From an optimization exercise on the open Yosys and OpenROAD flow, aimed at small area, a short achievable clock period and few clock cycles; shortcuts taken in it are not production practice.
Function was checked by simulation only, so behaviour that the tests miss may differ from the original.
Power and IR drop assume default switching activity.

Figure 1. Close-up of the layout.
Window x 164 to 184, y 164 to 184 microns. Cells in gray, sequential cells in the stronger gray; small squares are vias.
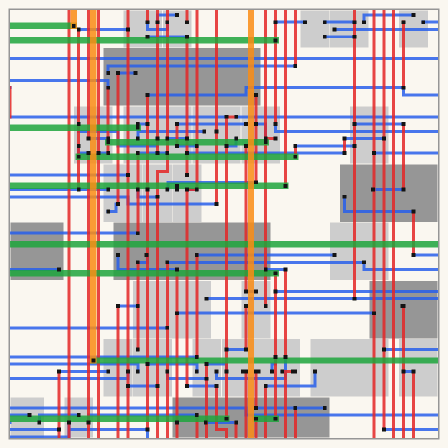
Figure 2. Sequential cells colored by netlist name.
Other sequential cells in the stronger gray, the rest of the logic in the fainter gray.
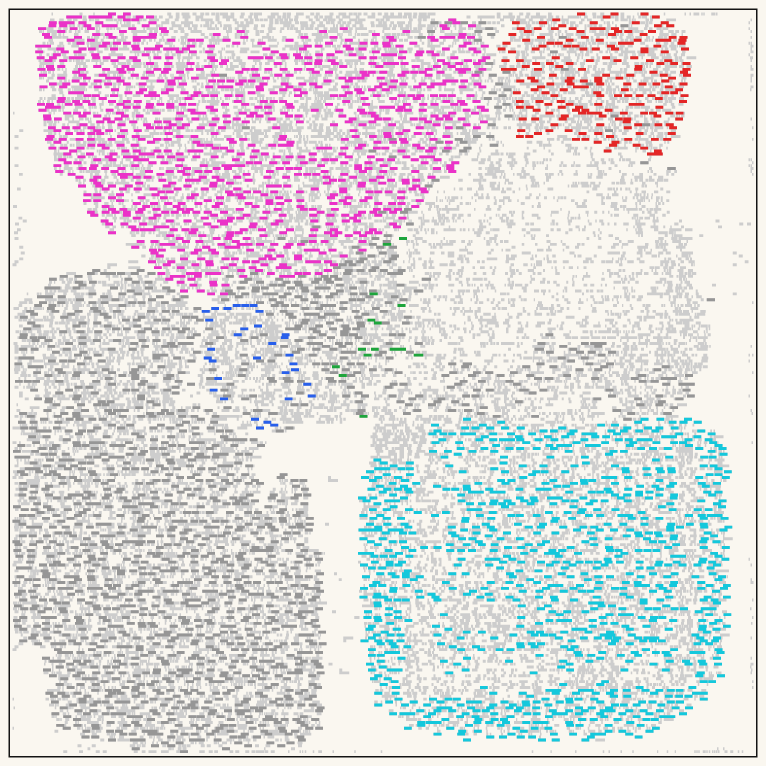
Figure 3. Routing congestion.
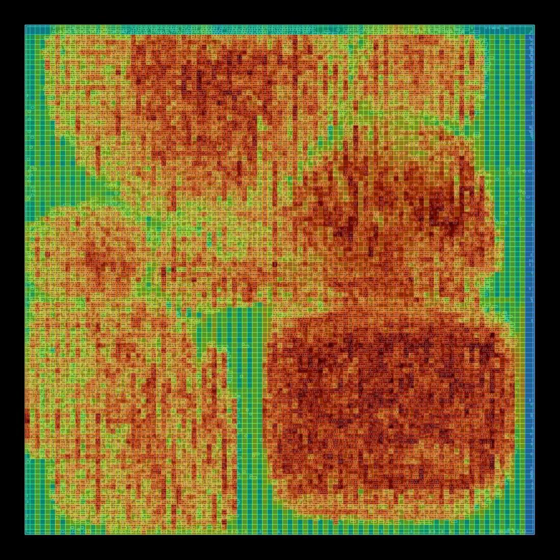
## config.mk

```make
export PLATFORM = sky130hd
export DESIGN_NAME = CHIP
export DESIGN_NICKNAME = CHIP
export VERILOG_FILES = /design/flow/design.v
export SDC_FILE = /design/flow/constraint.sdc
export NUM_CORES = 8
export LEC_CHECK = 0
export CAP_MARGIN = 20
export CORE_MARGIN = 2
export CORE_UTILIZATION = 40
export SLEW_MARGIN = 20
```

## design.v

```verilog
module ALU (
	input      [31:0] data1_i,
	input      [31:0] data2_i,
	input      [4:0]  shamt_i,
	input      [3:0]  ALU_control_i,
	output reg [31:0] result_o
);
localparam AND = 4'd0, OR = 4'd1, ADD = 4'd2, SUB = 4'd3, SLT = 4'd4, SLL = 4'd5, SRL = 4'd6, SRA = 4'd7, XOR = 4'd8, NOR = 4'd9;
always @(*) begin
	case (ALU_control_i)
		AND: result_o = data1_i & data2_i;
		OR:  result_o = data1_i | data2_i;
		ADD: result_o = data1_i + data2_i;
		SUB: result_o = data1_i - data2_i;
		SLT: result_o = ($signed(data1_i) < $signed(data2_i)) ? 1 : 0;
		SLL: result_o = data2_i << shamt_i;  
		SRL: result_o = data2_i >> shamt_i;  
		SRA: result_o = $signed(data2_i) >>> shamt_i;  
		XOR: result_o = data1_i ^ data2_i;
		NOR: result_o = ~(data1_i | data2_i);
		default : result_o = 32'b0;
	endcase
end
endmodule
module add (
	input  [31:0] data1_i,
	input  [31:0] data2_i,
	output [31:0] sum_o
);
assign sum_o = data1_i + data2_i;
endmodule
module PC (
	input  	   		  clk,      
	input  	   		  rst_n,    
	input			  PCWrite,  
	input  	   [31:0] PC_i,
	output reg [31:0] PC_o
);
always @(posedge clk) begin
	if (~rst_n) 	  PC_o <= 32'b0;
	else if (PCWrite) PC_o <= PC_o;  
	else 			  PC_o <= PC_i;
end
endmodule
module IF_ID (
	input   		  clk,     
	input    		  rst_n,   
	input		      FDWrite, 
	input             nop,     
	input  	   [31:0] instruction_i,
	input      [31:0] incremented_PC_i,  
	output reg [31:0] instruction_o,
	output reg [31:0] incremented_PC_o
);
always @(posedge clk) begin
	if(~rst_n) begin
		instruction_o    <= 32'b0;
		incremented_PC_o <= 32'b0;
	end else if (FDWrite) begin  
		instruction_o 	 <= instruction_o;
		incremented_PC_o <= incremented_PC_o;
	end else begin
		incremented_PC_o <= incremented_PC_i;
		if (nop) instruction_o <= 32'b0;
		else 	 instruction_o <= instruction_i;
	end
end
endmodule
module registers (
	input  		  clk,     
	input  		  rst_n,   
	input  [4:0]  read_reg1,
	input  [4:0]  read_reg2,
	input  [4:0]  write_reg,
	input  [31:0] write_data,
	input  		  RegWrite,
	output [31:0] read_data1,
	output [31:0] read_data2
);
reg [31:0] r [0:31];
integer i, j;
assign read_data1 = r[read_reg1];
assign read_data2 = r[read_reg2];
always @(posedge clk) begin
	if(~rst_n) begin
		for (i = 0; i < 32; i = i + 1) r[i] <= 32'b0;
	end else begin
		if (RegWrite) begin
			case (write_reg)
				5'b00000: r[0]	<= 32'b0;
				5'b00001: r[1] 	<= write_data;
				5'b00010: r[2] 	<= write_data;
				5'b00011: r[3] 	<= write_data;
				5'b00100: r[4] 	<= write_data;
				5'b00101: r[5] 	<= write_data;
				5'b00110: r[6] 	<= write_data;
				5'b00111: r[7] 	<= write_data;
				5'b01000: r[8] 	<= write_data;
				5'b01001: r[9] 	<= write_data;
				5'b01010: r[10] <= write_data;
				5'b01011: r[11] <= write_data;
				5'b01100: r[12] <= write_data;
				5'b01101: r[13] <= write_data;
				5'b01110: r[14] <= write_data;
				5'b01111: r[15] <= write_data;
				5'b10000: r[16] <= write_data;
				5'b10001: r[17] <= write_data;
				5'b10010: r[18] <= write_data;
				5'b10011: r[19] <= write_data;
				5'b10100: r[20] <= write_data;
				5'b10101: r[21] <= write_data;
				5'b10110: r[22] <= write_data;
				5'b10111: r[23] <= write_data;
				5'b11000: r[24] <= write_data;
				5'b11001: r[25] <= write_data;
				5'b11010: r[26] <= write_data;
				5'b11011: r[27] <= write_data;
				5'b11100: r[28] <= write_data;
				5'b11101: r[29] <= write_data;
				5'b11110: r[30] <= write_data;
				5'b11111: r[31] <= write_data;
			endcase
		end else begin
			for (j = 0; j < 32; j = j + 1) r[j] <= r[j];
		end
	end
end
endmodule
module sign_extend (
	input  [15:0] data_i,
	output [31:0] data_o
);
assign data_o = {{16{data_i[15]}}, data_i};
endmodule
module comparator (
	input [31:0] read_data1_i,  
	input [31:0] read_data2_i,  
	input Brncheq_i,
	input Brnchne_i,
	output Branch_o  
);
wire equal;
assign equal = (read_data1_i == read_data2_i);
assign Branch_o = (Brncheq_i & equal) | (Brnchne_i & ~equal);
endmodule
module control (
	input	  [31:0] instruction_i,
	output reg [1:0] RegDst_o,
	output reg [1:0] Jump_o,
	output reg 		 Brncheq_o,
	output reg 		 Brnchne_o,
	output reg [1:0] CachetoReg_o,
	output reg [3:0] ALU_control_o,
	output reg 		 CacheRead_o,
	output reg 		 CacheWrite_o,
	output reg 		 ALUSrc_o,
	output reg 		 RegWrite_o
);
localparam AND = 4'd0, OR = 4'd1, ADD = 4'd2, SUB = 4'd3, SLT = 4'd4, SLL = 4'd5, SRL = 4'd6, SRA = 4'd7, XOR = 4'd8, NOR = 4'd9;
wire [5:0] opcode_i, funct_i;
assign opcode_i = instruction_i[31:26];
assign funct_i 	= instruction_i[5:0];
always @(*) begin
	if (instruction_i == 32'b0) begin  
		RegDst_o   	  = 2'b00;
		Jump_o 	   	  = 2'b00;
		Brncheq_o     = 1'b0;
		Brnchne_o	  = 1'b0;
		CachetoReg_o  = 2'b00;
		ALU_control_o = 4'b1111;
		CacheRead_o	  = 1'b0;
		CacheWrite_o  = 1'b0;
		ALUSrc_o 	  = 1'b0;
		RegWrite_o    = 1'b0;
	end else begin
		case (opcode_i)
			6'h0: begin  
				case (funct_i)
					6'h0: begin  
						RegDst_o   	  = 2'b01;  
						Jump_o 	   	  = 2'b00;
						Brncheq_o     = 1'b0;
						Brnchne_o	  = 1'b0;
						CachetoReg_o  = 2'b00;
						ALU_control_o = SLL;  
						CacheRead_o	  = 1'b0;
						CacheWrite_o  = 1'b0;
						ALUSrc_o 	  = 1'b0;
						RegWrite_o    = 1'b1;
					end
					6'h2: begin  
						RegDst_o   	  = 2'b01;  
						Jump_o 	   	  = 2'b00;
						Brncheq_o     = 1'b0;
						Brnchne_o	  = 1'b0;
						CachetoReg_o  = 2'b00;
						ALU_control_o = SRL;  
						CacheRead_o	  = 1'b0;
						CacheWrite_o  = 1'b0;
						ALUSrc_o 	  = 1'b0;
						RegWrite_o    = 1'b1;
					end
					6'h3: begin  
						RegDst_o   	  = 2'b01;  
						Jump_o 	   	  = 2'b00;
						Brncheq_o     = 1'b0;
						Brnchne_o	  = 1'b0;
						CachetoReg_o  = 2'b00;
						ALU_control_o = SRA;  
						CacheRead_o	  = 1'b0;
						CacheWrite_o  = 1'b0;
						ALUSrc_o 	  = 1'b0;
						RegWrite_o    = 1'b1;
					end
					6'h8: begin  
						RegDst_o   	  = 2'b11;
						Jump_o 	   	  = 2'b10;  
						Brncheq_o     = 1'b0;
						Brnchne_o	  = 1'b0;
						CachetoReg_o  = 2'b11;
						ALU_control_o = 4'b1111;
						CacheRead_o	  = 1'b0;
						CacheWrite_o  = 1'b0;
						ALUSrc_o 	  = 1'b0;
						RegWrite_o    = 1'b0;
					end
					6'h9: begin  
						RegDst_o   	  = 2'b01;  
						Jump_o 	   	  = 2'b10;  
						Brncheq_o     = 1'b0;
						Brnchne_o	  = 1'b0;
						CachetoReg_o  = 2'b11;
						ALU_control_o = 4'b1111;
						CacheRead_o	  = 1'b0;
						CacheWrite_o  = 1'b0;
						ALUSrc_o 	  = 1'b0;
						RegWrite_o    = 1'b1;  
					end
					6'h20: begin  
						RegDst_o   	  = 2'b01;  
						Jump_o 	   	  = 2'b00;
						Brncheq_o     = 1'b0;
						Brnchne_o	  = 1'b0;
						CachetoReg_o  = 2'b00;
						ALU_control_o = ADD;  
						CacheRead_o	  = 1'b0;
						CacheWrite_o  = 1'b0;
						ALUSrc_o 	  = 1'b0;
						RegWrite_o    = 1'b1;
					end
					6'h22: begin  
						RegDst_o   	  = 2'b01;  
						Jump_o 	   	  = 2'b00;
						Brncheq_o     = 1'b0;
						Brnchne_o	  = 1'b0;
						CachetoReg_o  = 2'b00;
						ALU_control_o = SUB;  
						CacheRead_o	  = 1'b0;
						CacheWrite_o  = 1'b0;
						ALUSrc_o 	  = 1'b0;
						RegWrite_o    = 1'b1;
					end
					6'h24: begin  
						RegDst_o   	  = 2'b01;  
						Jump_o 	   	  = 2'b00;
						Brncheq_o     = 1'b0;
						Brnchne_o	  = 1'b0;
						CachetoReg_o  = 2'b00;
						ALU_control_o = AND;  
						CacheRead_o	  = 1'b0;
						CacheWrite_o  = 1'b0;
						ALUSrc_o 	  = 1'b0;
						RegWrite_o    = 1'b1;
					end
					6'h25: begin  
						RegDst_o   	  = 2'b01;  
						Jump_o 	   	  = 2'b00;
						Brncheq_o     = 1'b0;
						Brnchne_o	  = 1'b0;
						CachetoReg_o  = 2'b00;
						ALU_control_o = OR;  
						CacheRead_o	  = 1'b0;
						CacheWrite_o  = 1'b0;
						ALUSrc_o 	  = 1'b0;
						RegWrite_o    = 1'b1;
					end
					6'h26: begin  
						RegDst_o   	  = 2'b01;  
						Jump_o 	   	  = 2'b00;
						Brncheq_o     = 1'b0;
						Brnchne_o	  = 1'b0;
						CachetoReg_o  = 2'b00;
						ALU_control_o = XOR;  
						CacheRead_o	  = 1'b0;
						CacheWrite_o  = 1'b0;
						ALUSrc_o 	  = 1'b0;
						RegWrite_o    = 1'b1;
					end
					6'h27: begin  
						RegDst_o   	  = 2'b01;  
						Jump_o 	   	  = 2'b00;
						Brncheq_o     = 1'b0;
						Brnchne_o	  = 1'b0;
						CachetoReg_o  = 2'b00;
						ALU_control_o = NOR;  
						CacheRead_o	  = 1'b0;
						CacheWrite_o  = 1'b0;
						ALUSrc_o 	  = 1'b0;
						RegWrite_o    = 1'b1;
					end
					6'h2a: begin  
						RegDst_o   	  = 2'b01;  
						Jump_o 	   	  = 2'b00;
						Brncheq_o     = 1'b0;
						Brnchne_o	  = 1'b0;
						CachetoReg_o  = 2'b00;
						ALU_control_o = SLT;  
						CacheRead_o	  = 1'b0;
						CacheWrite_o  = 1'b0;
						ALUSrc_o 	  = 1'b0;
						RegWrite_o    = 1'b1;
					end
					default : begin  
						RegDst_o   	  = 2'b00;
						Jump_o 	   	  = 2'b00;
						Brncheq_o     = 1'b0;
						Brnchne_o	  = 1'b0;
						CachetoReg_o  = 2'b00;
						ALU_control_o = 4'b1111;
						CacheRead_o	  = 1'b0;
						CacheWrite_o  = 1'b0;
						ALUSrc_o 	  = 1'b0;
						RegWrite_o    = 1'b0;
					end
				endcase
			end
			6'h2: begin  
				RegDst_o   	  = 2'b11;
				Jump_o 	   	  = 2'b01;  
				Brncheq_o     = 1'b0;
				Brnchne_o	  = 1'b0;
				CachetoReg_o  = 2'b11;
				ALU_control_o = 4'b1111;
				CacheRead_o	  = 1'b0;
				CacheWrite_o  = 1'b0;
				ALUSrc_o 	  = 1'b0;
				RegWrite_o    = 1'b0;
			end
			6'h3: begin  
				RegDst_o   	  = 2'b10;  
				Jump_o 	   	  = 2'b01;  
				Brncheq_o     = 1'b0;
				Brnchne_o	  = 1'b0;
				CachetoReg_o  = 2'b10;  
				ALU_control_o = 4'b1111;
				CacheRead_o	  = 1'b0;
				CacheWrite_o  = 1'b0;
				ALUSrc_o 	  = 1'b0;
				RegWrite_o    = 1'b1;  
			end
			6'h4: begin  
				RegDst_o   	  = 2'b11;
				Jump_o 	   	  = 2'b00;
				Brncheq_o     = 1'b1;
				Brnchne_o	  = 1'b0;
				CachetoReg_o  = 2'b11;
				ALU_control_o = 4'b1111;  
				CacheRead_o	  = 1'b0;
				CacheWrite_o  = 1'b0;
				ALUSrc_o 	  = 1'b0;
				RegWrite_o    = 1'b0;
			end
			6'h5: begin  
				RegDst_o   	  = 2'b11;
				Jump_o 	   	  = 2'b00;
				Brncheq_o     = 1'b0;
				Brnchne_o	  = 1'b1;
				CachetoReg_o  = 2'b11;
				ALU_control_o = 4'b1111;  
				CacheRead_o	  = 1'b0;
				CacheWrite_o  = 1'b0;
				ALUSrc_o 	  = 1'b0;
				RegWrite_o    = 1'b0;
			end
			6'h8: begin  
				RegDst_o   	  = 2'b00;  
				Jump_o 	   	  = 2'b00;
				Brncheq_o     = 1'b0;
				Brnchne_o	  = 1'b0;
				CachetoReg_o  = 2'b00;
				ALU_control_o = ADD;  
				CacheRead_o	  = 1'b0;
				CacheWrite_o  = 1'b0;
				ALUSrc_o 	  = 1'b1;  
				RegWrite_o    = 1'b1;
			end
			6'ha: begin  
				RegDst_o   	  = 2'b00;  
				Jump_o 	   	  = 2'b00;
				Brncheq_o     = 1'b0;
				Brnchne_o	  = 1'b0;
				CachetoReg_o  = 2'b00;
				ALU_control_o = SLT;  
				CacheRead_o	  = 1'b0;
				CacheWrite_o  = 1'b0;
				ALUSrc_o 	  = 1'b1;  
				RegWrite_o    = 1'b1;
			end
			6'hc: begin  
				RegDst_o   	  = 2'b00;  
				Jump_o 	   	  = 2'b00;
				Brncheq_o     = 1'b0;
				Brnchne_o	  = 1'b0;
				CachetoReg_o  = 2'b00;
				ALU_control_o = AND;  
				CacheRead_o	  = 1'b0;
				CacheWrite_o  = 1'b0;
				ALUSrc_o 	  = 1'b1;  
				RegWrite_o    = 1'b1;
			end
			6'hd: begin  
				RegDst_o   	  = 2'b00;  
				Jump_o 	   	  = 2'b00;
				Brncheq_o     = 1'b0;
				Brnchne_o	  = 1'b0;
				CachetoReg_o  = 2'b00;
				ALU_control_o = OR;  
				CacheRead_o	  = 1'b0;
				CacheWrite_o  = 1'b0;
				ALUSrc_o 	  = 1'b1;  
				RegWrite_o    = 1'b1;
			end
			6'he: begin  
				RegDst_o   	  = 2'b00;  
				Jump_o 	   	  = 2'b00;
				Brncheq_o     = 1'b0;
				Brnchne_o	  = 1'b0;
				CachetoReg_o  = 2'b00;
				ALU_control_o = XOR;  
				CacheRead_o	  = 1'b0;
				CacheWrite_o  = 1'b0;
				ALUSrc_o 	  = 1'b1;  
				RegWrite_o    = 1'b1;
			end
			6'h23: begin  
				RegDst_o   	  = 2'b00;  
				Jump_o 	   	  = 2'b00;
				Brncheq_o     = 1'b0;
				Brnchne_o	  = 1'b0;
				CachetoReg_o  = 2'b01;
				ALU_control_o = ADD;  
				CacheRead_o	  = 1'b1;
				CacheWrite_o  = 1'b0;
				ALUSrc_o 	  = 1'b1;  
				RegWrite_o    = 1'b1;
			end
			6'h2b: begin  
				RegDst_o   	  = 2'b11;
				Jump_o 	   	  = 2'b00;
				Brncheq_o     = 1'b0;
				Brnchne_o	  = 1'b0;
				CachetoReg_o  = 2'b11;
				ALU_control_o = ADD;  
				CacheRead_o	  = 1'b0;
				CacheWrite_o  = 1'b1;
				ALUSrc_o 	  = 1'b1;  
				RegWrite_o    = 1'b0;
			end
			default : begin
				RegDst_o   	  = 2'b00;
				Jump_o 	   	  = 2'b00;
				Brncheq_o     = 1'b0;
				Brnchne_o	  = 1'b0;
				CachetoReg_o  = 2'b00;
				ALU_control_o = 4'b1111;
				CacheRead_o	  = 1'b0;
				CacheWrite_o  = 1'b0;
				ALUSrc_o 	  = 1'b0;
				RegWrite_o    = 1'b0;
			end
		endcase
	end
end
endmodule
module ID_EX (
	input   	  clk,      
	input   	  rst_n,    
	input		  nop,	    
	input 		  IEWrite,  
	input   [1:0] RegDst_i,
	input   [1:0] CachetoReg_i,
	input   [3:0] ALU_control_i,
	input   	  CacheRead_i,
	input   	  CacheWrite_i,
	input   	  ALUSrc_i,
	input   	  RegWrite_i,
	input  [31:0] read_data1_i,  
	input  [31:0] read_data2_i,  
	input  [31:0] SignExtImm_i,
	input  [31:0] incremented_PC_i,  
	input	[4:0] rs_i,  
	input   [4:0] rt_i,  
	input   [4:0] rd_i,  
	input   [4:0] shamt_i,  
	output reg  [1:0] RegDst_o,
	output reg  [1:0] CachetoReg_o,
	output reg  [3:0] ALU_control_o,
	output reg 	  CacheRead_o,
	output reg 	  CacheWrite_o,
	output reg 	  ALUSrc_o,
	output reg 	  RegWrite_o,
	output reg [31:0] read_data1_o,
	output reg [31:0] read_data2_o,
	output reg [31:0] SignExtImm_o,
	output reg [31:0] incremented_PC_o,
	output reg  [4:0] rs_o,
	output reg  [4:0] rt_o,
	output reg  [4:0] rd_o,
	output reg  [4:0] shamt_o
);
always @(posedge clk) begin
	if(~rst_n) begin
		RegDst_o 		 <= 2'b0;
		CachetoReg_o 	 <= 2'b0;
		ALU_control_o 	 <= 4'b0;
		CacheRead_o		 <= 1'b0;
		CacheWrite_o 	 <= 1'b0;
		ALUSrc_o 		 <= 1'b0;
		RegWrite_o 		 <= 1'b0;
		rs_o 			 <= 5'b0;
		rt_o 			 <= 5'b0;
		rd_o 			 <= 5'b0;
		shamt_o          <= 5'd0;
		read_data1_o 	 <= 32'b0;
		read_data2_o 	 <= 32'b0;
		SignExtImm_o 	 <= 32'b0;
		incremented_PC_o <= 32'd0;
	end else if (IEWrite) begin
		RegDst_o 	  	 <= RegDst_o;
		CachetoReg_o  	 <= CachetoReg_o;
		ALU_control_o 	 <= ALU_control_o;
		CacheRead_o	  	 <= CacheRead_o;
		CacheWrite_o  	 <= CacheWrite_o;
		ALUSrc_o 	  	 <= ALUSrc_o;
		RegWrite_o 	  	 <= RegWrite_o;
		rs_o 			 <= rs_o;
		rt_o 			 <= rt_o;
		rd_o 			 <= rd_o;
		shamt_o          <= shamt_o;
		incremented_PC_o <= incremented_PC_o;
		read_data1_o 	 <= read_data1_o;
		read_data2_o 	 <= read_data2_o;
		SignExtImm_o 	 <= SignExtImm_o;
	end else begin
		rs_o 			 <= rs_i;
		rt_o 			 <= rt_i;
		rd_o 			 <= rd_i;
		shamt_o          <= shamt_i;
		incremented_PC_o <= incremented_PC_i;
		read_data1_o 	 <= read_data1_i;
		read_data2_o 	 <= read_data2_i;
		SignExtImm_o 	 <= SignExtImm_i;
		if (nop) begin  
			RegDst_o 	  <= 2'b00;
			CachetoReg_o  <= 2'b00;
			ALU_control_o <= 4'b1111;
			CacheRead_o	  <= 1'b0;
			CacheWrite_o  <= 1'b0;
			ALUSrc_o 	  <= 1'b0;
			RegWrite_o 	  <= 1'b0;
		end else begin
			RegDst_o 	  <= RegDst_i;
			CachetoReg_o  <= CachetoReg_i;
			ALU_control_o <= ALU_control_i;
			CacheRead_o	  <= CacheRead_i;
			CacheWrite_o  <= CacheWrite_i;
			ALUSrc_o 	  <= ALUSrc_i;
			RegWrite_o 	  <= RegWrite_i;
		end
	end
end
endmodule
module EX_MEM (
	input   	  clk,      
	input   	  rst_n,    
	input         EMWrite,  
	input         CacheRead_i,
	input         CacheWrite_i,
	input   [1:0] CachetoReg_i,
	input         RegWrite_i,
	input  [31:0] ALU_result_i,
	input  [31:0] Write_data_i,
	input  [31:0] incremented_PC_i,
	input   [4:0] WriteReg_i,
	output reg        CacheRead_o,
	output reg        CacheWrite_o,
	output reg  [1:0] CachetoReg_o,
	output reg        RegWrite_o,
	output reg [31:0] ALU_result_o,
	output reg [31:0] Write_data_o,
	output reg [31:0] incremented_PC_o,
	output reg  [4:0] WriteReg_o
);
always @(posedge clk) begin
	if (~rst_n) begin
		CacheRead_o      <= 1'b0;
		CacheWrite_o     <= 1'b0;
		CachetoReg_o     <= 2'b0;
		RegWrite_o 	     <= 1'b0;
		WriteReg_o 	     <= 5'b0;
		ALU_result_o     <= 32'b0;
		Write_data_o     <= 32'b0;
		incremented_PC_o <= 32'b0;
	end else if (EMWrite) begin
		CacheRead_o      <= CacheRead_o;
		CacheWrite_o     <= CacheWrite_o;
		CachetoReg_o     <= CachetoReg_o;
		RegWrite_o 	     <= RegWrite_o;
		WriteReg_o 	     <= WriteReg_o;
		ALU_result_o     <= ALU_result_o;
		Write_data_o     <= Write_data_o;
		incremented_PC_o <= incremented_PC_o;
	end else begin
		CacheRead_o      <= CacheRead_i;
		CacheWrite_o     <= CacheWrite_i;
		CachetoReg_o     <= CachetoReg_i;
		RegWrite_o 	     <= RegWrite_i;
		WriteReg_o 	     <= WriteReg_i;
		ALU_result_o     <= ALU_result_i;
		Write_data_o     <= Write_data_i;
		incremented_PC_o <= incremented_PC_i;
	end
end
endmodule
module MEM_WB
(
	input   	  clk,      
	input   	  rst_n,    
	input         MWWrite,  
	input         RegWrite_i,
	input   [1:0] CachetoReg_i,
	input  [31:0] Read_data_i,
	input  [31:0] ALU_result_i,
	input  [31:0] incremented_PC_i,
	input   [4:0] WriteReg_i,
	output reg        RegWrite_o,
	output reg  [1:0] CachetoReg_o,
	output reg [31:0] Read_data_o,
	output reg [31:0] ALU_result_o,
	output reg [31:0] incremented_PC_o,
	output reg  [4:0] WriteReg_o
);
always@(posedge clk)begin
	if(~rst_n)begin
		RegWrite_o 	     <= 1'b0;
		CachetoReg_o     <= 2'd0;
		Read_data_o      <= 32'd0;
		ALU_result_o     <= 32'd0;
		incremented_PC_o <= 32'd0;
		WriteReg_o 	     <= 5'd0;
	end else if (MWWrite) begin
		RegWrite_o 	     <= RegWrite_o;
		CachetoReg_o     <= CachetoReg_o;
		Read_data_o      <= Read_data_o;
		ALU_result_o     <= ALU_result_o;
		incremented_PC_o <= incremented_PC_o;
		WriteReg_o 	     <= WriteReg_o;
	end else begin
		RegWrite_o 	     <= RegWrite_i;
		CachetoReg_o     <= CachetoReg_i;
		Read_data_o      <= Read_data_i;
		ALU_result_o     <= ALU_result_i;
		incremented_PC_o <= incremented_PC_i;
		WriteReg_o 	     <= WriteReg_i;
	end
end
endmodule
module forward (
	input		 RegWrite_IE,  
	input  		 RegWrite_EM,  
	input  		 RegWrite_MW,  
	input  [4:0] RegisterRd_IE,  
	input  [4:0] RegisterRd_EM,  
	input  [4:0] RegisterRd_MW,  
	input  [4:0] RegisterRs_FD,  
	input  [4:0] RegisterRt_FD,  
	input  [4:0] RegisterRs_IE,  
	input  [4:0] RegisterRt_IE,  
	output [1:0] ForwardAD,
	output [1:0] ForwardBD,
	output [1:0] ForwardAE,
	output [1:0] ForwardBE
);
assign ForwardAD = (RegWrite_IE & (RegisterRd_IE != 5'b0) & (RegisterRd_IE == RegisterRs_FD)) ? 2'b11 : 
				   (RegWrite_EM & (RegisterRd_EM != 5'b0) & (RegisterRd_EM == RegisterRs_FD)) ? 2'b10 : 
				   (RegWrite_MW & (RegisterRd_MW != 5'b0) & (RegisterRd_MW == RegisterRs_FD)) ? 2'b01 : 2'b00;
assign ForwardBD = (RegWrite_IE & (RegisterRd_IE != 5'b0) & (RegisterRd_IE == RegisterRt_FD)) ? 2'b10 : 
				   (RegWrite_MW & (RegisterRd_MW != 5'b0) & (RegisterRd_MW == RegisterRt_FD)) ? 2'b01 : 2'b00;
assign ForwardAE = (RegWrite_EM & (RegisterRd_EM != 5'b0) & (RegisterRd_EM == RegisterRs_IE)) ? 2'b10 : 
				   (RegWrite_MW & (RegisterRd_MW != 5'b0) & (RegisterRd_MW == RegisterRs_IE)) ? 2'b01 : 2'b00;
assign ForwardBE = (RegWrite_EM & (RegisterRd_EM != 5'b0) & (RegisterRd_EM == RegisterRt_IE)) ? 2'b10 : 
				   (RegWrite_MW & (RegisterRd_MW != 5'b0) & (RegisterRd_MW == RegisterRt_IE)) ? 2'b01 : 2'b00;			   
endmodule
module hazard (
	input  [1:0] Jump,
	input  		 CacheRead_IE,   
	input		 CacheStall,	 
	input  [4:0] RegisterRs_FD,  
	input  [4:0] RegisterRt_FD,  
	input  [4:0] RegisterRt_IE,  
	output 		 PCWrite,  
	output 		 FDWrite,  
	output		 IEWrite,  
	output		 EMWrite,  
	output		 MWWrite,  
	output 		 nop_IE,  
	output		 nop_FD  
);
assign {PCWrite, FDWrite} = (CacheRead_IE & ((RegisterRt_IE == RegisterRs_FD) | (RegisterRt_IE == RegisterRt_FD)) | CacheStall) ? 2'b11 : 2'b00;
assign {IEWrite, EMWrite, MWWrite} = CacheStall ? 3'b111 : 3'b000;
assign nop_IE  = (CacheRead_IE & ((RegisterRt_IE == RegisterRs_FD) | (RegisterRt_IE == RegisterRt_FD))) ? 1'b1 : 1'b0;
assign nop_FD  = (Jump[1] ^ Jump[0]) ? 1'b1 : 1'b0;
endmodule
module MIPS_Pipeline
(
	input         clk,
	input         rst_n,
	output        ICACHE_ren,
	output        ICACHE_wen,
	output [29:0] ICACHE_addr,
	output [31:0] ICACHE_wdata,
	input         ICACHE_stall,
	input  [31:0] ICACHE_rdata,
	output        DCACHE_ren,
	output        DCACHE_wen,
	output [29:0] DCACHE_addr,
	output [31:0] DCACHE_wdata,
	input         DCACHE_stall,
	input  [31:0] DCACHE_rdata
);
wire [31:0] PC_o_F, PCplus4_F;
wire [31:0] inst_D, PCplus4_D, read_data1_D, read_data2_D, SignImm_D, SignImm_shifted_D, PCbranch_D,
			read_data1_forwarded_D, read_data2_forwarded_D, Jumpaddr_D;
wire [31:0] read_data1_E, read_data2_E, SignImm_E, PCplus4_E, ALU_in1_E, ALU_in2_E, WriteData_E, ALUOut_E;
wire  [4:0] rs_E, rt_E, rd_E, shamt_E, WriteReg_E;
wire [31:0] ALUOut_M, WriteData_M, PCplus4_M;
wire  [4:0] WriteReg_M;
wire [31:0] PC_i_W, PCbranch_W, Result_W, ReadData_W, ALUOut_W, PCplus4_W;  
wire  [4:0] WriteReg_W;
wire RegWrite_D, Brncheq_D, Brnchne_D, PCSrc_D, CacheRead_D, CacheWrite_D, ALUSrc_D;
wire [1:0] Jump_D, RegDst_D, CachetoReg_D;
wire [3:0] ALU_control_D;
wire CacheRead_E, CacheWrite_E, ALUSrc_E, RegWrite_E;
wire [1:0] RegDst_E,CachetoReg_E; 
wire [3:0] ALU_control_E;
wire CacheRead_M, CacheWrite_M, RegWrite_M;
wire [1:0] CachetoReg_M;
wire RegWrite_W;
wire [1:0] CachetoReg_W;
wire [1:0] ForwardA_D, ForwardB_D, ForwardA_E, ForwardB_E;
wire PCWrite, FDWrite, Flush_D, Flush_E, IEWrite, EMWrite, MWWrite, CacheStall;
assign ICACHE_addr 	= PC_o_F[31:2];
assign ICACHE_wen  	= 1'b0;
assign ICACHE_ren  	= 1'b1;  
assign ICACHE_wdata = 32'd0;
assign SignImm_shifted_D 	  = SignImm_D << 2;
assign read_data1_forwarded_D = (ForwardA_D == 2'b11) ? ALUOut_E : (ForwardA_D == 2'b10) ? ALUOut_M : (ForwardA_D == 2'b01) ? Result_W : read_data1_D;
assign read_data2_forwarded_D = (ForwardB_D == 2'b10) ? ALUOut_E : (ForwardB_D == 2'b01) ? Result_W : read_data2_D;
assign Jumpaddr_D 			  = {PCplus4_D[31:28], inst_D[25:0], 2'd0};
assign WriteReg_E  = (RegDst_E 	 == 2'b00) ? rt_E 		  : ((RegDst_E == 2'b01)   ? rd_E 	  : 5'd31);
assign ALU_in1_E   = (ForwardA_E == 2'b00) ? read_data1_E : ((ForwardA_E == 2'b01) ? Result_W : ALUOut_M);
assign WriteData_E = (ForwardB_E == 2'b00) ? read_data2_E : ((ForwardB_E == 2'b01) ? Result_W : ALUOut_M);
assign ALU_in2_E   = (ALUSrc_E) 		   ? SignImm_E 	  : WriteData_E;
assign DCACHE_wen 	= CacheWrite_M;
assign DCACHE_ren 	= CacheRead_M;
assign DCACHE_addr 	= ALUOut_M[31:2];
assign DCACHE_wdata = WriteData_M;
assign PCbranch_W = PCSrc_D ? PCbranch_D : PCplus4_F;
assign PC_i_W 	  = (Jump_D == 2'b00) ? PCbranch_W : ((Jump_D == 2'b01) ? Jumpaddr_D : read_data1_forwarded_D);
assign Result_W   = (CachetoReg_W == 2'b00) ? ALUOut_W : ((CachetoReg_W == 2'b01) ? ReadData_W : PCplus4_W);
assign CacheStall = ICACHE_stall | DCACHE_stall;
PC pc(.clk 	  (clk),
	  .rst_n  (rst_n),
	  .PCWrite(PCWrite),
	  .PC_i	  (PC_i_W),
	  .PC_o	  (PC_o_F));
add pc_adder(.data1_i(PC_o_F),
			 .data2_i(32'd4),
			 .sum_o  (PCplus4_F));
IF_ID if_id(.clk			 (clk),
			.rst_n 			 (rst_n),
			.FDWrite 		 (FDWrite),
			.nop			 (PCSrc_D | Flush_D),
			.instruction_i	 (ICACHE_rdata),
			.incremented_PC_i(PCplus4_F),
			.instruction_o	 (inst_D),
			.incremented_PC_o(PCplus4_D));
registers register(.clk 	  (clk),
				   .rst_n 	  (rst_n),
				   .read_reg1 (inst_D[25:21]),
				   .read_reg2 (inst_D[20:16]),
				   .write_reg (WriteReg_W),
				   .write_data(Result_W),
				   .RegWrite  (RegWrite_W),
				   .read_data1(read_data1_D),
				   .read_data2(read_data2_D));
sign_extend sign_ext(.data_i(inst_D[15:0]),
					 .data_o(SignImm_D));
add branch_adder(.data1_i(SignImm_shifted_D),
				 .data2_i(PCplus4_D),
				 .sum_o  (PCbranch_D));
comparator compare(.read_data1_i(read_data1_forwarded_D),
				   .read_data2_i(read_data2_forwarded_D),
				   .Brncheq_i	(Brncheq_D),
				   .Brnchne_i	(Brnchne_D),
				   .Branch_o 	(PCSrc_D));
control ctrl(.instruction_i(inst_D),
			 .RegDst_o 	   (RegDst_D),
			 .Jump_o 	   (Jump_D),
			 .Brncheq_o    (Brncheq_D),
			 .Brnchne_o    (Brnchne_D),
			 .CachetoReg_o (CachetoReg_D),
			 .ALU_control_o(ALU_control_D),
			 .CacheRead_o  (CacheRead_D),
			 .CacheWrite_o (CacheWrite_D),
			 .ALUSrc_o 	   (ALUSrc_D),
			 .RegWrite_o   (RegWrite_D));
ID_EX id_ex(.clk 			 (clk),
			.rst_n 			 (rst_n),
			.nop 			 (Flush_E),
			.IEWrite 		 (IEWrite),
			.RegDst_i 		 (RegDst_D),
			.CachetoReg_i 	 (CachetoReg_D),
			.ALU_control_i 	 (ALU_control_D),
			.CacheRead_i 	 (CacheRead_D),
			.CacheWrite_i 	 (CacheWrite_D),
			.ALUSrc_i 		 (ALUSrc_D),
			.RegWrite_i 	 (RegWrite_D),
			.read_data1_i	 (read_data1_forwarded_D),
			.read_data2_i	 (read_data2_forwarded_D),
			.SignExtImm_i	 (SignImm_D),
			.incremented_PC_i(PCplus4_D),
			.rs_i			 (inst_D[25:21]),
			.rt_i			 (inst_D[20:16]),
			.rd_i			 (inst_D[15:11]),
			.shamt_i 		 (inst_D[10:6]),
			.RegDst_o 		 (RegDst_E),
			.CachetoReg_o 	 (CachetoReg_E),
			.ALU_control_o 	 (ALU_control_E),
			.CacheRead_o 	 (CacheRead_E),
			.CacheWrite_o 	 (CacheWrite_E),
			.ALUSrc_o 		 (ALUSrc_E),
			.RegWrite_o 	 (RegWrite_E),
			.read_data1_o	 (read_data1_E),
			.read_data2_o	 (read_data2_E),
			.SignExtImm_o	 (SignImm_E),
			.incremented_PC_o(PCplus4_E),
			.rs_o			 (rs_E),
			.rt_o			 (rt_E),
			.rd_o			 (rd_E),
			.shamt_o 		 (shamt_E));
ALU alu(.data1_i	  (ALU_in1_E),
		.data2_i	  (ALU_in2_E),
		.shamt_i	  (shamt_E),
		.ALU_control_i(ALU_control_E),
		.result_o 	  (ALUOut_E));
EX_MEM ex_mem(.clk 			   (clk),
			  .rst_n 		   (rst_n),
			  .EMWrite 		   (EMWrite),
			  .CacheRead_i 	   (CacheRead_E),
			  .CacheWrite_i	   (CacheWrite_E),
			  .CachetoReg_i	   (CachetoReg_E),
			  .RegWrite_i 	   (RegWrite_E),
			  .ALU_result_i	   (ALUOut_E),
			  .Write_data_i	   (WriteData_E),
			  .incremented_PC_i(PCplus4_E),
			  .WriteReg_i 	   (WriteReg_E),
			  .CacheRead_o 	   (CacheRead_M),
			  .CacheWrite_o	   (CacheWrite_M),
			  .CachetoReg_o	   (CachetoReg_M),
			  .RegWrite_o 	   (RegWrite_M),
			  .ALU_result_o	   (ALUOut_M),
			  .Write_data_o	   (WriteData_M),
			  .incremented_PC_o(PCplus4_M),
			  .WriteReg_o 	   (WriteReg_M));
MEM_WB mem_wb(.clk 			   (clk),
			  .rst_n 		   (rst_n),
			  .MWWrite 		   (MWWrite),
			  .RegWrite_i 	   (RegWrite_M),
			  .CachetoReg_i	   (CachetoReg_M),
			  .Read_data_i 	   (DCACHE_rdata),
			  .ALU_result_i	   (ALUOut_M),
			  .incremented_PC_i(PCplus4_M),
			  .WriteReg_i	   (WriteReg_M),
			  .RegWrite_o	   (RegWrite_W),
			  .CachetoReg_o    (CachetoReg_W),
			  .Read_data_o 	   (ReadData_W),
			  .ALU_result_o    (ALUOut_W),
			  .incremented_PC_o(PCplus4_W),
			  .WriteReg_o 	   (WriteReg_W));
forward forward(.RegWrite_IE  (RegWrite_E),
				.RegWrite_EM  (RegWrite_M),
				.RegWrite_MW  (RegWrite_W),
				.RegisterRd_IE(WriteReg_E),
				.RegisterRd_EM(WriteReg_M),
				.RegisterRd_MW(WriteReg_W),
				.RegisterRs_FD(inst_D[25:21]),
				.RegisterRt_FD(inst_D[20:16]),
				.RegisterRs_IE(rs_E),
				.RegisterRt_IE(rt_E),
				.ForwardAD	  (ForwardA_D),
				.ForwardBD	  (ForwardB_D),
				.ForwardAE	  (ForwardA_E),
				.ForwardBE	  (ForwardB_E));
hazard hazard(.Jump 		(Jump_D),
			  .CacheRead_IE (CacheRead_E),
			  .CacheStall 	(CacheStall),
			  .RegisterRs_FD(inst_D[15:11]),
			  .RegisterRt_FD(inst_D[20:16]),
			  .RegisterRt_IE(rt_E),
			  .PCWrite		(PCWrite),
			  .FDWrite		(FDWrite),
			  .IEWrite		(IEWrite),
			  .EMWrite		(EMWrite),
			  .MWWrite		(MWWrite),
			  .nop_IE		(Flush_E),
			  .nop_FD		(Flush_D));
endmodule
module cache(
    clk,
    proc_reset,
    proc_read,
    proc_write,
    proc_addr,
    proc_rdata,
    proc_wdata,
    proc_stall,
    mem_read,
    mem_write,
    mem_addr,
    mem_rdata,
    mem_wdata,
    mem_ready
);
    input          clk;
    input          proc_reset;
    input          proc_read, proc_write;
    input   [29:0] proc_addr;
    input   [31:0] proc_wdata;
    output         proc_stall;
    output reg [31:0] proc_rdata;
    input  [127:0] mem_rdata;
    input          mem_ready;
    output         mem_read, mem_write;
    output reg [27:0] mem_addr;
    output reg [127:0] mem_wdata;
    parameter TAG_WIDTH = 25;
    parameter BLOCK_NUMBER = 8;
    parameter INITIAL = 0, RESET = 1, PROCESS = 2, WRITE = 3, READ = 4;
    wire isdirty;
    reg writemiss, readmiss;
    reg [127:0] block_data[0:BLOCK_NUMBER-1]; 
    reg [TAG_WIDTH-1:0] block_tag[0:BLOCK_NUMBER-1]; 
    reg block_valid[0:BLOCK_NUMBER-1]; 
    reg block_dirty[0:BLOCK_NUMBER-1]; 
    reg [2:0] Q_NOW, Q_NEXT;
    integer i;
assign proc_stall = (writemiss||readmiss||Q_NOW==WRITE||Q_NOW==READ)?1:0;
assign mem_write = (Q_NOW==WRITE)?1:0;
assign mem_read = (Q_NOW==READ)?1:0;
assign isdirty = block_dirty[proc_addr[4:2]];
always@(*)begin
    if(Q_NOW==WRITE)begin
        case(proc_addr[4:2])
            3'd0: mem_addr = {block_tag[0], 3'd0};
            3'd1: mem_addr = {block_tag[1], 3'd1};
            3'd2: mem_addr = {block_tag[2], 3'd2};
            3'd3: mem_addr = {block_tag[3], 3'd3};
            3'd4: mem_addr = {block_tag[4], 3'd4};
            3'd5: mem_addr = {block_tag[5], 3'd5};
            3'd6: mem_addr = {block_tag[6], 3'd6};
            default: mem_addr = {block_tag[7], 3'd7};
        endcase
    end
    else begin
        mem_addr = proc_addr[29:2];
    end
end
always@(*)begin
        case(proc_addr[4:2])
            3'd0:begin
                case(proc_addr[1:0])
                    2'b00: proc_rdata = block_data[0][31:0];
                    2'b01: proc_rdata = block_data[0][63:32];
                    2'b10: proc_rdata = block_data[0][95:64];
                    default: proc_rdata = block_data[0][127:96];
                endcase
            end
            3'd1:begin
                case(proc_addr[1:0])
                    2'b00: proc_rdata = block_data[1][31:0];
                    2'b01: proc_rdata = block_data[1][63:32];
                    2'b10: proc_rdata = block_data[1][95:64];
                    default: proc_rdata = block_data[1][127:96];
                endcase
            end
            3'd2:begin
                case(proc_addr[1:0])
                    2'b00: proc_rdata = block_data[2][31:0];
                    2'b01: proc_rdata = block_data[2][63:32];
                    2'b10: proc_rdata = block_data[2][95:64];
                    default: proc_rdata = block_data[2][127:96];
                endcase
            end
            3'd3:begin
                case(proc_addr[1:0])
                    2'b00: proc_rdata = block_data[3][31:0];
                    2'b01: proc_rdata = block_data[3][63:32];
                    2'b10: proc_rdata = block_data[3][95:64];
                    default: proc_rdata = block_data[3][127:96];
                endcase
            end
            3'd4:begin
                case(proc_addr[1:0])
                    2'b00: proc_rdata = block_data[4][31:0];
                    2'b01: proc_rdata = block_data[4][63:32];
                    2'b10: proc_rdata = block_data[4][95:64];
                    default: proc_rdata = block_data[4][127:96];
                endcase
            end
            3'd5:begin
                case(proc_addr[1:0])
                    2'b00: proc_rdata = block_data[5][31:0];
                    2'b01: proc_rdata = block_data[5][63:32];
                    2'b10: proc_rdata = block_data[5][95:64];
                    default: proc_rdata = block_data[5][127:96];
                endcase
            end
            3'd6:begin
                case(proc_addr[1:0])
                    2'b00: proc_rdata = block_data[6][31:0];
                    2'b01: proc_rdata = block_data[6][63:32];
                    2'b10: proc_rdata = block_data[6][95:64];
                    default: proc_rdata = block_data[6][127:96];
                endcase
            end
            3'd7:begin
                case(proc_addr[1:0])
                    2'b00: proc_rdata = block_data[7][31:0];
                    2'b01: proc_rdata = block_data[7][63:32];
                    2'b10: proc_rdata = block_data[7][95:64];
                    default: proc_rdata = block_data[7][127:96];
                endcase
            end
            default: proc_rdata = 0;
        endcase
end
always@(*)begin
    case(mem_addr[2:0])
        3'd0: mem_wdata = block_data[0];
        3'd1: mem_wdata = block_data[1];
        3'd2: mem_wdata = block_data[2];
        3'd3: mem_wdata = block_data[3];
        3'd4: mem_wdata = block_data[4];
        3'd5: mem_wdata = block_data[5];
        3'd6: mem_wdata = block_data[6];
        default: mem_wdata = block_data[7];
    endcase
    if(proc_write)begin
        case(proc_addr[4:2])
            3'd0: writemiss = (block_tag[0]==proc_addr[29:5]&&block_valid[0])?0:1;
            3'd1: writemiss = (block_tag[1]==proc_addr[29:5]&&block_valid[1])?0:1;
            3'd2: writemiss = (block_tag[2]==proc_addr[29:5]&&block_valid[2])?0:1;
            3'd3: writemiss = (block_tag[3]==proc_addr[29:5]&&block_valid[3])?0:1;
            3'd4: writemiss = (block_tag[4]==proc_addr[29:5]&&block_valid[4])?0:1;
            3'd5: writemiss = (block_tag[5]==proc_addr[29:5]&&block_valid[5])?0:1;
            3'd6: writemiss = (block_tag[6]==proc_addr[29:5]&&block_valid[6])?0:1;
            default: writemiss = (block_tag[7]==proc_addr[29:5]&&block_valid[7])?0:1;
        endcase
    end
    else writemiss = 0;
    if(proc_read)begin
        case(proc_addr[4:2])
            3'd0: readmiss = (block_tag[0]==proc_addr[29:5]&&block_valid[0])?0:1;
            3'd1: readmiss = (block_tag[1]==proc_addr[29:5]&&block_valid[1])?0:1;
            3'd2: readmiss = (block_tag[2]==proc_addr[29:5]&&block_valid[2])?0:1;
            3'd3: readmiss = (block_tag[3]==proc_addr[29:5]&&block_valid[3])?0:1;
            3'd4: readmiss = (block_tag[4]==proc_addr[29:5]&&block_valid[4])?0:1;
            3'd5: readmiss = (block_tag[5]==proc_addr[29:5]&&block_valid[5])?0:1;
            3'd6: readmiss = (block_tag[6]==proc_addr[29:5]&&block_valid[6])?0:1;
            default: readmiss = (block_tag[7]==proc_addr[29:5]&&block_valid[7])?0:1;
        endcase
    end
    else readmiss = 0;
end
always@(*)begin
    if(proc_reset) Q_NEXT = RESET;
    else begin
        case(Q_NOW)
            INITIAL: Q_NEXT = (proc_reset)?RESET:INITIAL;
            RESET: Q_NEXT = (~proc_reset)?PROCESS:RESET;
            PROCESS: Q_NEXT = (writemiss||readmiss)?((isdirty)?WRITE:READ):PROCESS;
            WRITE: Q_NEXT = (mem_ready)?READ:WRITE;
            READ: Q_NEXT = (mem_ready)?PROCESS:READ;
            default: Q_NEXT = INITIAL;
        endcase
    end
end
always@( posedge clk ) begin
    if( proc_reset ) begin
        for(i=0; i<BLOCK_NUMBER; i=i+1)begin
            block_data[i][31:0] <= 0; block_data[i][63:32] <= 0; block_data[i][95:64] <= 0; block_data[i][127:96] <= 0;
            block_tag[i] <= 0;
            block_valid[i] <= 0;
            block_dirty[i] <= 0;
        end
    end
    else begin
        case(Q_NOW)
            PROCESS:begin
                if(proc_write&&~writemiss)begin
                    case(proc_addr[4:2])
                        3'd0:begin
                            block_dirty[0] <= 1;
                            block_tag[0] <= proc_addr[29:5];
                            case(proc_addr[1:0])
                                2'b00: block_data[0][31:0] <= proc_wdata;
                                2'b01: block_data[0][63:32] <= proc_wdata;
                                2'b10: block_data[0][95:64] <= proc_wdata;
                                default: block_data[0][127:96] <= proc_wdata;
                            endcase
                        end
                        3'd1:begin
                            block_dirty[1] <= 1;
                            block_tag[1] <= proc_addr[29:5];
                            case(proc_addr[1:0])
                                2'b00: block_data[1][31:0] <= proc_wdata;
                                2'b01: block_data[1][63:32] <= proc_wdata;
                                2'b10: block_data[1][95:64] <= proc_wdata;
                                default: block_data[1][127:96] <= proc_wdata;
                            endcase
                        end
                        3'd2:begin
                            block_dirty[2] <= 1;
                            block_tag[2] <= proc_addr[29:5];
                            case(proc_addr[1:0])
                                2'b00: block_data[2][31:0] <= proc_wdata;
                                2'b01: block_data[2][63:32] <= proc_wdata;
                                2'b10: block_data[2][95:64] <= proc_wdata;
                                default: block_data[2][127:96] <= proc_wdata;
                            endcase
                        end
                        3'd3:begin
                            block_dirty[3] <= 1;
                            block_tag[3] <= proc_addr[29:5];
                            case(proc_addr[1:0])
                                2'b00: block_data[3][31:0] <= proc_wdata;
                                2'b01: block_data[3][63:32] <= proc_wdata;
                                2'b10: block_data[3][95:64] <= proc_wdata;
                                default: block_data[3][127:96] <= proc_wdata;
                            endcase
                        end
                        3'd4:begin
                            block_dirty[4] <= 1;
                            block_tag[4] <= proc_addr[29:5];
                            case(proc_addr[1:0])
                                2'b00: block_data[4][31:0] <= proc_wdata;
                                2'b01: block_data[4][63:32] <= proc_wdata;
                                2'b10: block_data[4][95:64] <= proc_wdata;
                                default: block_data[4][127:96] <= proc_wdata;
                            endcase
                        end
                        3'd5:begin
                            block_dirty[5] <= 1;
                            block_tag[5] <= proc_addr[29:5];
                            case(proc_addr[1:0])
                                2'b00: block_data[5][31:0] <= proc_wdata;
                                2'b01: block_data[5][63:32] <= proc_wdata;
                                2'b10: block_data[5][95:64] <= proc_wdata;
                                default: block_data[5][127:96] <= proc_wdata;
                            endcase
                        end
                        3'd6:begin
                            block_dirty[6] <= 1;
                            block_tag[6] <= proc_addr[29:5];
                            case(proc_addr[1:0])
                                2'b00: block_data[6][31:0] <= proc_wdata;
                                2'b01: block_data[6][63:32] <= proc_wdata;
                                2'b10: block_data[6][95:64] <= proc_wdata;
                                default: block_data[6][127:96] <= proc_wdata;
                            endcase
                        end
                        3'd7:begin
                            block_dirty[7] <=1;
                            block_tag[7] <= proc_addr[29:5];
                            case(proc_addr[1:0])
                                2'b00: block_data[7][31:0] <= proc_wdata;
                                2'b01: block_data[7][63:32] <= proc_wdata;
                                2'b10: block_data[7][95:64] <= proc_wdata;
                                default: block_data[7][127:96] <= proc_wdata;
                            endcase
                        end
                        default:begin
                           for(i=0; i<BLOCK_NUMBER; i=i+1)begin
                            end
                        end
                    endcase
                end
                else begin
                    for(i=0; i<BLOCK_NUMBER; i=i+1)begin
                    end
                end
            end
            READ:begin
                if(mem_ready)begin
                    case(mem_addr[2:0])
                        3'd0:begin
                            block_data[0][31:0] <= mem_rdata[31:0]; block_data[0][63:32] <= mem_rdata[63:32]; block_data[0][95:64] <= mem_rdata[95:64]; block_data[0][127:96] <= mem_rdata[127:96];
                            block_tag[0] <= mem_addr[27:3];
                            block_dirty[0] <= 0;
                            block_valid[0] <= 1;
                        end
                        3'd1:begin
                            block_data[1][31:0] <= mem_rdata[31:0]; block_data[1][63:32] <= mem_rdata[63:32]; block_data[1][95:64] <= mem_rdata[95:64]; block_data[1][127:96] <= mem_rdata[127:96];
                            block_tag[1] <= mem_addr[27:3];
                            block_dirty[1] <= 0;
                            block_valid[1] <= 1;
                        end
                        3'd2:begin
                            block_data[2][31:0] <= mem_rdata[31:0]; block_data[2][63:32] <= mem_rdata[63:32]; block_data[2][95:64] <= mem_rdata[95:64]; block_data[2][127:96] <= mem_rdata[127:96];
                            block_tag[2] <= mem_addr[27:3];
                            block_dirty[2] <= 0;
                            block_valid[2] <= 1;
                        end
                        3'd3:begin
                            block_data[3][31:0] <= mem_rdata[31:0]; block_data[3][63:32] <= mem_rdata[63:32]; block_data[3][95:64] <= mem_rdata[95:64]; block_data[3][127:96] <= mem_rdata[127:96];
                            block_tag[3] <= mem_addr[27:3];
                            block_dirty[3] <= 0;
                            block_valid[3] <= 1;
                        end
                        3'd4:begin
                            block_data[4][31:0] <= mem_rdata[31:0]; block_data[4][63:32] <= mem_rdata[63:32]; block_data[4][95:64] <= mem_rdata[95:64]; block_data[4][127:96] <= mem_rdata[127:96];
                            block_tag[4] <= mem_addr[27:3];
                            block_dirty[4] <= 0;
                            block_valid[4] <= 1;
                        end
                        3'd5:begin
                            block_data[5][31:0] <= mem_rdata[31:0]; block_data[5][63:32] <= mem_rdata[63:32]; block_data[5][95:64] <= mem_rdata[95:64]; block_data[5][127:96] <= mem_rdata[127:96];
                            block_tag[5] <= mem_addr[27:3];
                            block_dirty[5] <= 0;
                            block_valid[5] <= 1;
                        end
                        3'd6:begin
                            block_data[6][31:0] <= mem_rdata[31:0]; block_data[6][63:32] <= mem_rdata[63:32]; block_data[6][95:64] <= mem_rdata[95:64]; block_data[6][127:96] <= mem_rdata[127:96];
                            block_tag[6] <= mem_addr[27:3];
                            block_dirty[6] <= 0;
                            block_valid[6] <= 1;
                        end
                        3'd7:begin
                            block_data[7][31:0] <= mem_rdata[31:0]; block_data[7][63:32] <= mem_rdata[63:32]; block_data[7][95:64] <= mem_rdata[95:64]; block_data[7][127:96] <= mem_rdata[127:96];
                            block_tag[7] <= mem_addr[27:3];
                            block_dirty[7] <= 0;
                            block_valid[7] <= 1;
                        end
                        default:begin
                            for(i=0; i<BLOCK_NUMBER; i=i+1)begin
                            end
                        end
                    endcase
                end
            end
            default:begin
                for(i=0; i<BLOCK_NUMBER; i=i+1)begin
                end
            end
        endcase
    end
end
always@(posedge clk)begin
    Q_NOW <= Q_NEXT;
end
endmodule
module CHIP (	clk,
				rst_n,
				mem_read_D,
				mem_write_D,
				mem_addr_D,
				mem_wdata_D,
				mem_rdata_D,
				mem_ready_D,
				mem_read_I,
				mem_write_I,
				mem_addr_I,
				mem_wdata_I,
				mem_rdata_I,
				mem_ready_I,
				DCACHE_addr, 
				DCACHE_wdata,
				DCACHE_wen   
			);
input			clk, rst_n;
output			mem_read_D;
output			mem_write_D;
output	[31:4]	mem_addr_D;
output	[127:0]	mem_wdata_D;
input	[127:0]	mem_rdata_D;
input			mem_ready_D;
output			mem_read_I;
output			mem_write_I;
output	[31:4]	mem_addr_I;
output	[127:0]	mem_wdata_I;
input	[127:0]	mem_rdata_I;
input			mem_ready_I;
output	[29:0]	DCACHE_addr;
output	[31:0]	DCACHE_wdata;
output			DCACHE_wen;
wire        ICACHE_ren;
wire        ICACHE_wen;
wire [29:0] ICACHE_addr;
wire [31:0] ICACHE_wdata;
wire        ICACHE_stall;
wire [31:0] ICACHE_rdata;
wire        DCACHE_ren;
wire        DCACHE_wen;
wire [29:0] DCACHE_addr;
wire [31:0] DCACHE_wdata;
wire        DCACHE_stall;
wire [31:0] DCACHE_rdata;
	MIPS_Pipeline i_MIPS(
		.clk            (clk)           , 
		.rst_n          (rst_n)         ,
		.ICACHE_ren     (ICACHE_ren)    ,
		.ICACHE_wen     (ICACHE_wen)    ,
		.ICACHE_addr    (ICACHE_addr)   ,
		.ICACHE_wdata   (ICACHE_wdata)  ,
		.ICACHE_stall   (ICACHE_stall)  ,
		.ICACHE_rdata   (ICACHE_rdata)  ,
		.DCACHE_ren     (DCACHE_ren)    ,
		.DCACHE_wen     (DCACHE_wen)    ,
		.DCACHE_addr    (DCACHE_addr)   ,
		.DCACHE_wdata   (DCACHE_wdata)  ,
		.DCACHE_stall   (DCACHE_stall)  ,
		.DCACHE_rdata   (DCACHE_rdata)
	);
	cache D_cache(
        .clk        (clk)         ,
        .proc_reset (~rst_n)      ,
        .proc_read  (DCACHE_ren)  ,
        .proc_write (DCACHE_wen)  ,
        .proc_addr  (DCACHE_addr) ,
        .proc_rdata (DCACHE_rdata),
        .proc_wdata (DCACHE_wdata),
        .proc_stall (DCACHE_stall),
        .mem_read   (mem_read_D)  ,
        .mem_write  (mem_write_D) ,
        .mem_addr   (mem_addr_D)  ,
        .mem_wdata  (mem_wdata_D) ,
        .mem_rdata  (mem_rdata_D) ,
        .mem_ready  (mem_ready_D)
	);
	cache I_cache(
        .clk        (clk)         ,
        .proc_reset (~rst_n)      ,
        .proc_read  (ICACHE_ren)  ,
        .proc_write (ICACHE_wen)  ,
        .proc_addr  (ICACHE_addr) ,
        .proc_rdata (ICACHE_rdata),
        .proc_wdata (ICACHE_wdata),
        .proc_stall (ICACHE_stall),
        .mem_read   (mem_read_I)  ,
        .mem_write  (mem_write_I) ,
        .mem_addr   (mem_addr_I)  ,
        .mem_wdata  ()            ,
        .mem_rdata  (mem_rdata_I) ,
        .mem_ready  (mem_ready_I)
	);
	assign mem_wdata_I = 128'd0;
endmodule
```

## constraint.sdc

```tcl
create_clock -name core_clock -period 10.5 [get_ports {clk}]
set_input_delay 2.1000 -clock core_clock [delete_from_list [all_inputs] [get_ports {clk}]]
set_output_delay 2.1000 -clock core_clock [all_outputs]
set_load 0.01 [all_outputs]
```

## run.sh

```bash
#!/bin/bash
# synth_recipe.tcl (not shown) runs the flow's synth.tcl, then flattens the netlist and writes it again
# the make line also repeats each setting of config.mk as NAME=value (left out here)
make -C /OpenROAD-flow-scripts/flow DESIGN_CONFIG=/design/flow/config.mk WORK_HOME=/design/flow/orfs CLKGATE_MAP_FILE= SYNTH_SCRIPT=/design/flow/synth_recipe.tcl finish
```

==> impl_metrics.yaml <==
logic_synthesis:
  yosysMostFrequentCell: "nand2_1"
  synth_top_family_by_area: "compound AO/OA/AOI/OAI gates"
  synthMuxAreaShare: 0.0404
  netlist_top_cells_count: "nand2_1 (5860), dfxtp_1 (3910), a21oi_1 (3196)"
  synth_flop_cell: "dfxtp_1"
  synth_compound_area_frac: 0.255
  synth-seq-cells: 3910
  synth-simple-area-share: 0.202
  yosys.area.top_type: "dfxtp_1"
  yosysWarnings: 14
  synth-edff-count: 0
  ys_seq_area_frac: 0.409
  ys_async_sr_fraction: 0
  synth_xor_area_frac: 0.0245
  synth_cell_types: 117
  netlist_instances: 24954
  syn_area_sq_um: 192000
  synthAdderAreaFrac: 0.00887
  synth_top_cell_area_share: 0.409
  synth_area_leaders: "dfxtp_1 (41%), nand2_1 (11%), a21oi_1 (8.4%)"
routing:
  drc: 0
  drtIter0Drc: 36539
  wl_per_cell_microns: 33.1
  wirelength_mm: 1020
  via_per_inst: 6.50
  dr.pass1.iters: 22
  via_count: 201259
  antenna_left: 0
timing:
  hold_viol: 0
  slew_headroom: 0.0727
  worstMarginPinSlew_ns: 1.39
  fmax_mhz: 97.9
  setup_viol: 0
  rsz0062_at_grt: "false"
  fin_crit_sh: 0.973
  fin_tns_setup_ns: 0
  fin_crit_ns: 10.22
  finClkSkew_ns: 0.165
  slew_viol_final: 0
pwr:
  pwr-share-comb: 0.037
  cellLeakagePower_nw: 72.2
  p_int_mw: 24.8
  vdd_ir_drop_max_uv: 161
  power_frac_clock: 0.503
  sw_frac_of_total: 0.241
  power.net_switching_mw: 7.89
  p_per_area_nw_per_um2: 151
  p_total_mw: 32.7
  power_frac_seq: 0.460
clock_tree:
  clk_pin_slew_ns: 0.07
  cts.sinks: 3910
  htree_num_levels: 5
  cts-root-buf: "clkbuf_16"
  worstSkewPairLatency_ns: 1.13
  clockBufferDepth: 4
  cts_tree: "built"
  cts_setup_buffers: 0
critical_path:
  cp.depth: 27
  end_kind: "flip-flop"
  cp.required_ns: 11.44
  timing.rr.end: "i_MIPS.pc.PC_o[16]$_SDFFE_PN0P_"
  crit_buf_inv: 4
  crit_path_end: "i_MIPS.pc.PC_o[16]$_SDFFE_PN0P_"
  critPathLaunchType: "flip-flop"
  cpPeakStageDelay_ns: 0.97
  rrSetupSlack_ns: 0.28
  criticalPathCategory: "flip-flop to flip-flop"
  crit_start: "i_MIPS.mem_wb.WriteReg_o[4]$_SDFFE_PN0N_"
  reg2reg_depth: 27
  reg2reg_from: "i_MIPS.mem_wb.WriteReg_o[4]$_SDFFE_PN0N_"
  cp_slowest_cell: "nor4b_2"
  crit_family: "compound AO/OA/AOI/OAI gates"
  critical_path_arrival_ns: 11.15
  critical_path.most_common_cell: "buf_4"
worst_hold_path:
  whs_path_depth: 2
floorplan:
  die_h_microns: 696
  floorplan.initialDensity: 0.401
  io_pins: 639
  coreArea_sq_um: 478000
  dieArea_sq_um: 484000
  die_width_microns: 696
flow_run:
  maxCapViolCount: 0
run_status:
  status: "complete, no violations"
global_route:
  grt-ovfl-total: 0
  antenna_found_initial: 135
  grt_max_degree: 213
  grt_pass1_vias: 177339
  grt_pass1_wl_mm: 1410
finish:
  drive_above_1_share: 0.0864
  nNetsFinal: 24519
place:
  post-dp-hpwl_mm: 658
  place_congestion: 1.05
  portBuffers: 510
Testbench counts, summed over its fixed seeds: cycles 277,800.
Notes on Figure 1 above:
metal 3 -> green
metal 2 -> red
metal 4 -> orange
metal 1 -> blue
netlist names of flops here include = I_cache.block_data (3), i_MIPS.if_id.instruction_o (1)
most frequent = a21oi_1 (8), nand2_1 (8), dfxtp_1 (3)
cells with their middle in the window = 27
sequential cells in the window = 4

Notes on Figure 2 above:
D_cache.block_data -> magenta  # flops 1024
i_MIPS.register.r -> cyan  # flops 992
i_MIPS.if_id.incremented_PC_o -> blue  # flops 32
i_MIPS.id_ex.SignExtImm_o -> green  # flops 15, where center
D_cache.block_tag -> red  # flops 200, where upper right

Notes on Figure 3 above:
final design utilization: 0.455
GR met3 Demand/Resource: 0.139
GR Layer Usage met2: 0.547
All-Layer GR Usage: 0.401

-- metrics by stage --
| stage | instance area (sq um) | worst slack [ns] | hold slack [ns] | instances | util |
|---|---|---|---|---|---|
| after floorplan | 192000 | 2.86 | 0.429 | 25081 | - |
| after global placement | 202000 | 0.996 | 0.438 | 30076 | 0.422 |
| after detailed placement | 202000 | 0.808 | 0.443 | 30081 | 0.422 |
| after CTS | 217000 | 0.751 | 0.408 | 30878 | 0.454 |
| after global routing | 217000 | 0.173 | 0.448 | 30914 | 0.455 |
| final | 217000 | 0.284 | 0.409 | 30962 | 0.455 |
-- worst min-delay path by stage --
stage / from / end / slack, ns
2_1_floorplan: i_MIPS.ex_mem.CacheRead_o$_SDFFE_PN0N_ / i_MIPS.ex_mem.CacheRead_o$_SDFFE_PN0N_ / 0.43
3_3_place_gp: I_cache.block_data[6][103]$_SDFFE_PN0P_ / I_cache.block_data[6][103]$_SDFFE_PN0P_ / 0.44
3_5_place_dp: I_cache.block_data[0][122]$_SDFFE_PN0P_ / I_cache.block_data[0][122]$_SDFFE_PN0P_ / 0.44
4_1_cts: i_MIPS.id_ex.incremented_PC_o[11]$_SDFFE_PN0N_ / i_MIPS.ex_mem.incremented_PC_o[11]$_SDFFE_PN0N_ / 0.41
5_1_grt: i_MIPS.id_ex.incremented_PC_o[11]$_SDFFE_PN0N_ / i_MIPS.ex_mem.incremented_PC_o[11]$_SDFFE_PN0N_ / 0.45
6_report: i_MIPS.id_ex.incremented_PC_o[11]$_SDFFE_PN0N_ / i_MIPS.ex_mem.incremented_PC_o[11]$_SDFFE_PN0N_ / 0.41
-- final cells by class --
class	count	area, sq um
Antenna cell	72	180
Clock buffer	641	12700
Clock inverter	156	2520
Fill cell	47340	260000
Inverter	181	689
Multi-Input combinational cell	18381	104000
Sequential cell	3910	78300
Tap cell	6400	8010
Timing Repair Buffer	1221	10800
-- state kept, by name, summed over array words and instances (netlist names), 200 cells and up --
signal and flops:
D_cache.block_data 1024, D_cache.block_tag 200, I_cache.block_tag 200, I_cache.block_data 1024
i_MIPS.register.r 992
-- placed cells by master (no fill, tap or decap), types with 76 or more instances in the layout --
cell type / netlist / routed
nand2_1: 5860 / 5825
dfxtp_1: 3910 / 3875
a21oi_1: 3196 / 3185
nor2_1: 2174 / 2051
a211oi_1: 1372 / 1370
a22oi_1: 978 / 978
buf_4: 276 / 670
clkdlybuf4s50_1: 0 / 509
o21ai_0: 440 / 432
clkbuf_16: 0 / 432
mux2i_1: 361 / 360
a222oi_1: 298 / 298
nand3_1: 297 / 287
xnor2_1: 279 / 279
xor2_1: 257 / 257
nor3_1: 255 / 240
nand4_1: 205 / 205
a221oi_1: 193 / 191
inv_1: 174 / 170
and3_1: 167 / 165
mux2_2: 151 / 151
conb_1: 1 / 128
ha_1: 131 / 127
nor4_1: 129 / 116
nor2_4: 1 / 113
clkbuf_8: 0 / 109
mux4_2: 107 / 107
o22ai_1: 105 / 105
clkbuf_1: 2047 / 102
a31oi_1: 102 / 100
a311oi_1: 78 / 77
nor2b_1: 81 / 76
-- power by group through the flow --
stage / Combinational [mW] / Clock (mW) / Sequential, mW
after detailed placement: 1.17 / 0 / 15.4
after global placement: 1.16 / 0 / 15.4
final: 1.21 / 16.5 / 15.0
after global routing: 1.26 / 17.1 / 15.0
after floorplan: 0.747 / 0 / 15.3
after CTS: 1.17 / 16.5 / 15.0
-- what timing repair did --
| action | 4_1_cts | 5_1_grt |
|---|---|---|
| hold buffers | 0 | 0 |
| setup endpoints to repair | 0 | 4 |
| gates resized for setup | 0 | 1 |
-- per-layer routing --
| layer | share of wire | global-route usage | vias to the layer above |
|---|---|---|---|
| met2 | 0.39 | 0.547 | 15368 |
| met3 | 0.14 | 0.139 | 3686 |
| met1 | 0.39 | 0.538 | 95871 |
| met4 | 0.075 | 0.245 | 58 |
| met5 | 0.00050 | 0.00210 | - |
| li1 | - | - | 86276 |
-- cell families after synthesis --
kind of cell | count (synthesis)
simple gates | 9460
other cells | 1
mux | 620
compound gates | 7503
flops | 3910
fa+ha+maj | 134
xor+xnor | 536
buf+inv | 2790
-- worst min-delay path, delay by kind of cell, from the launching register on --
| family | cells | cell delay [ns] |
|---|---|---|
| and+or+nand+nor | 1 | 0.06 |
| DFF | 1 | 0.32 |
| AOI/OAI and AO/OA | 1 | 0.05 |

[static timing again, ports no longer ideal]
How much do the figures lean on ideal ports? The routed layout below was timed once more, with nothing changed but the port constraints.
Step 1, drivers: a clkbuf_16 drives clk and a buf_2 each remaining input, both assumed.
Step 2 adds t to the input delays and takes it off the output delays; t is the mean of the earliest and latest rising clock arrival at the registers after step 1. Input paths then give back, and output paths get back, about the clock's delay inside the block.
Three values: ideal ports, drivers, drivers and shift; two values: the first two.
shift t [ns]: 1.172
setup slack, ns: 0.284 / 0.284 / 0.284
pins driven straight from the clock port: 1
After both steps setup and hold are still met in this run. The setup slack of this run moves by 0.000 ns with the drivers and by 0.000 ns with both steps.
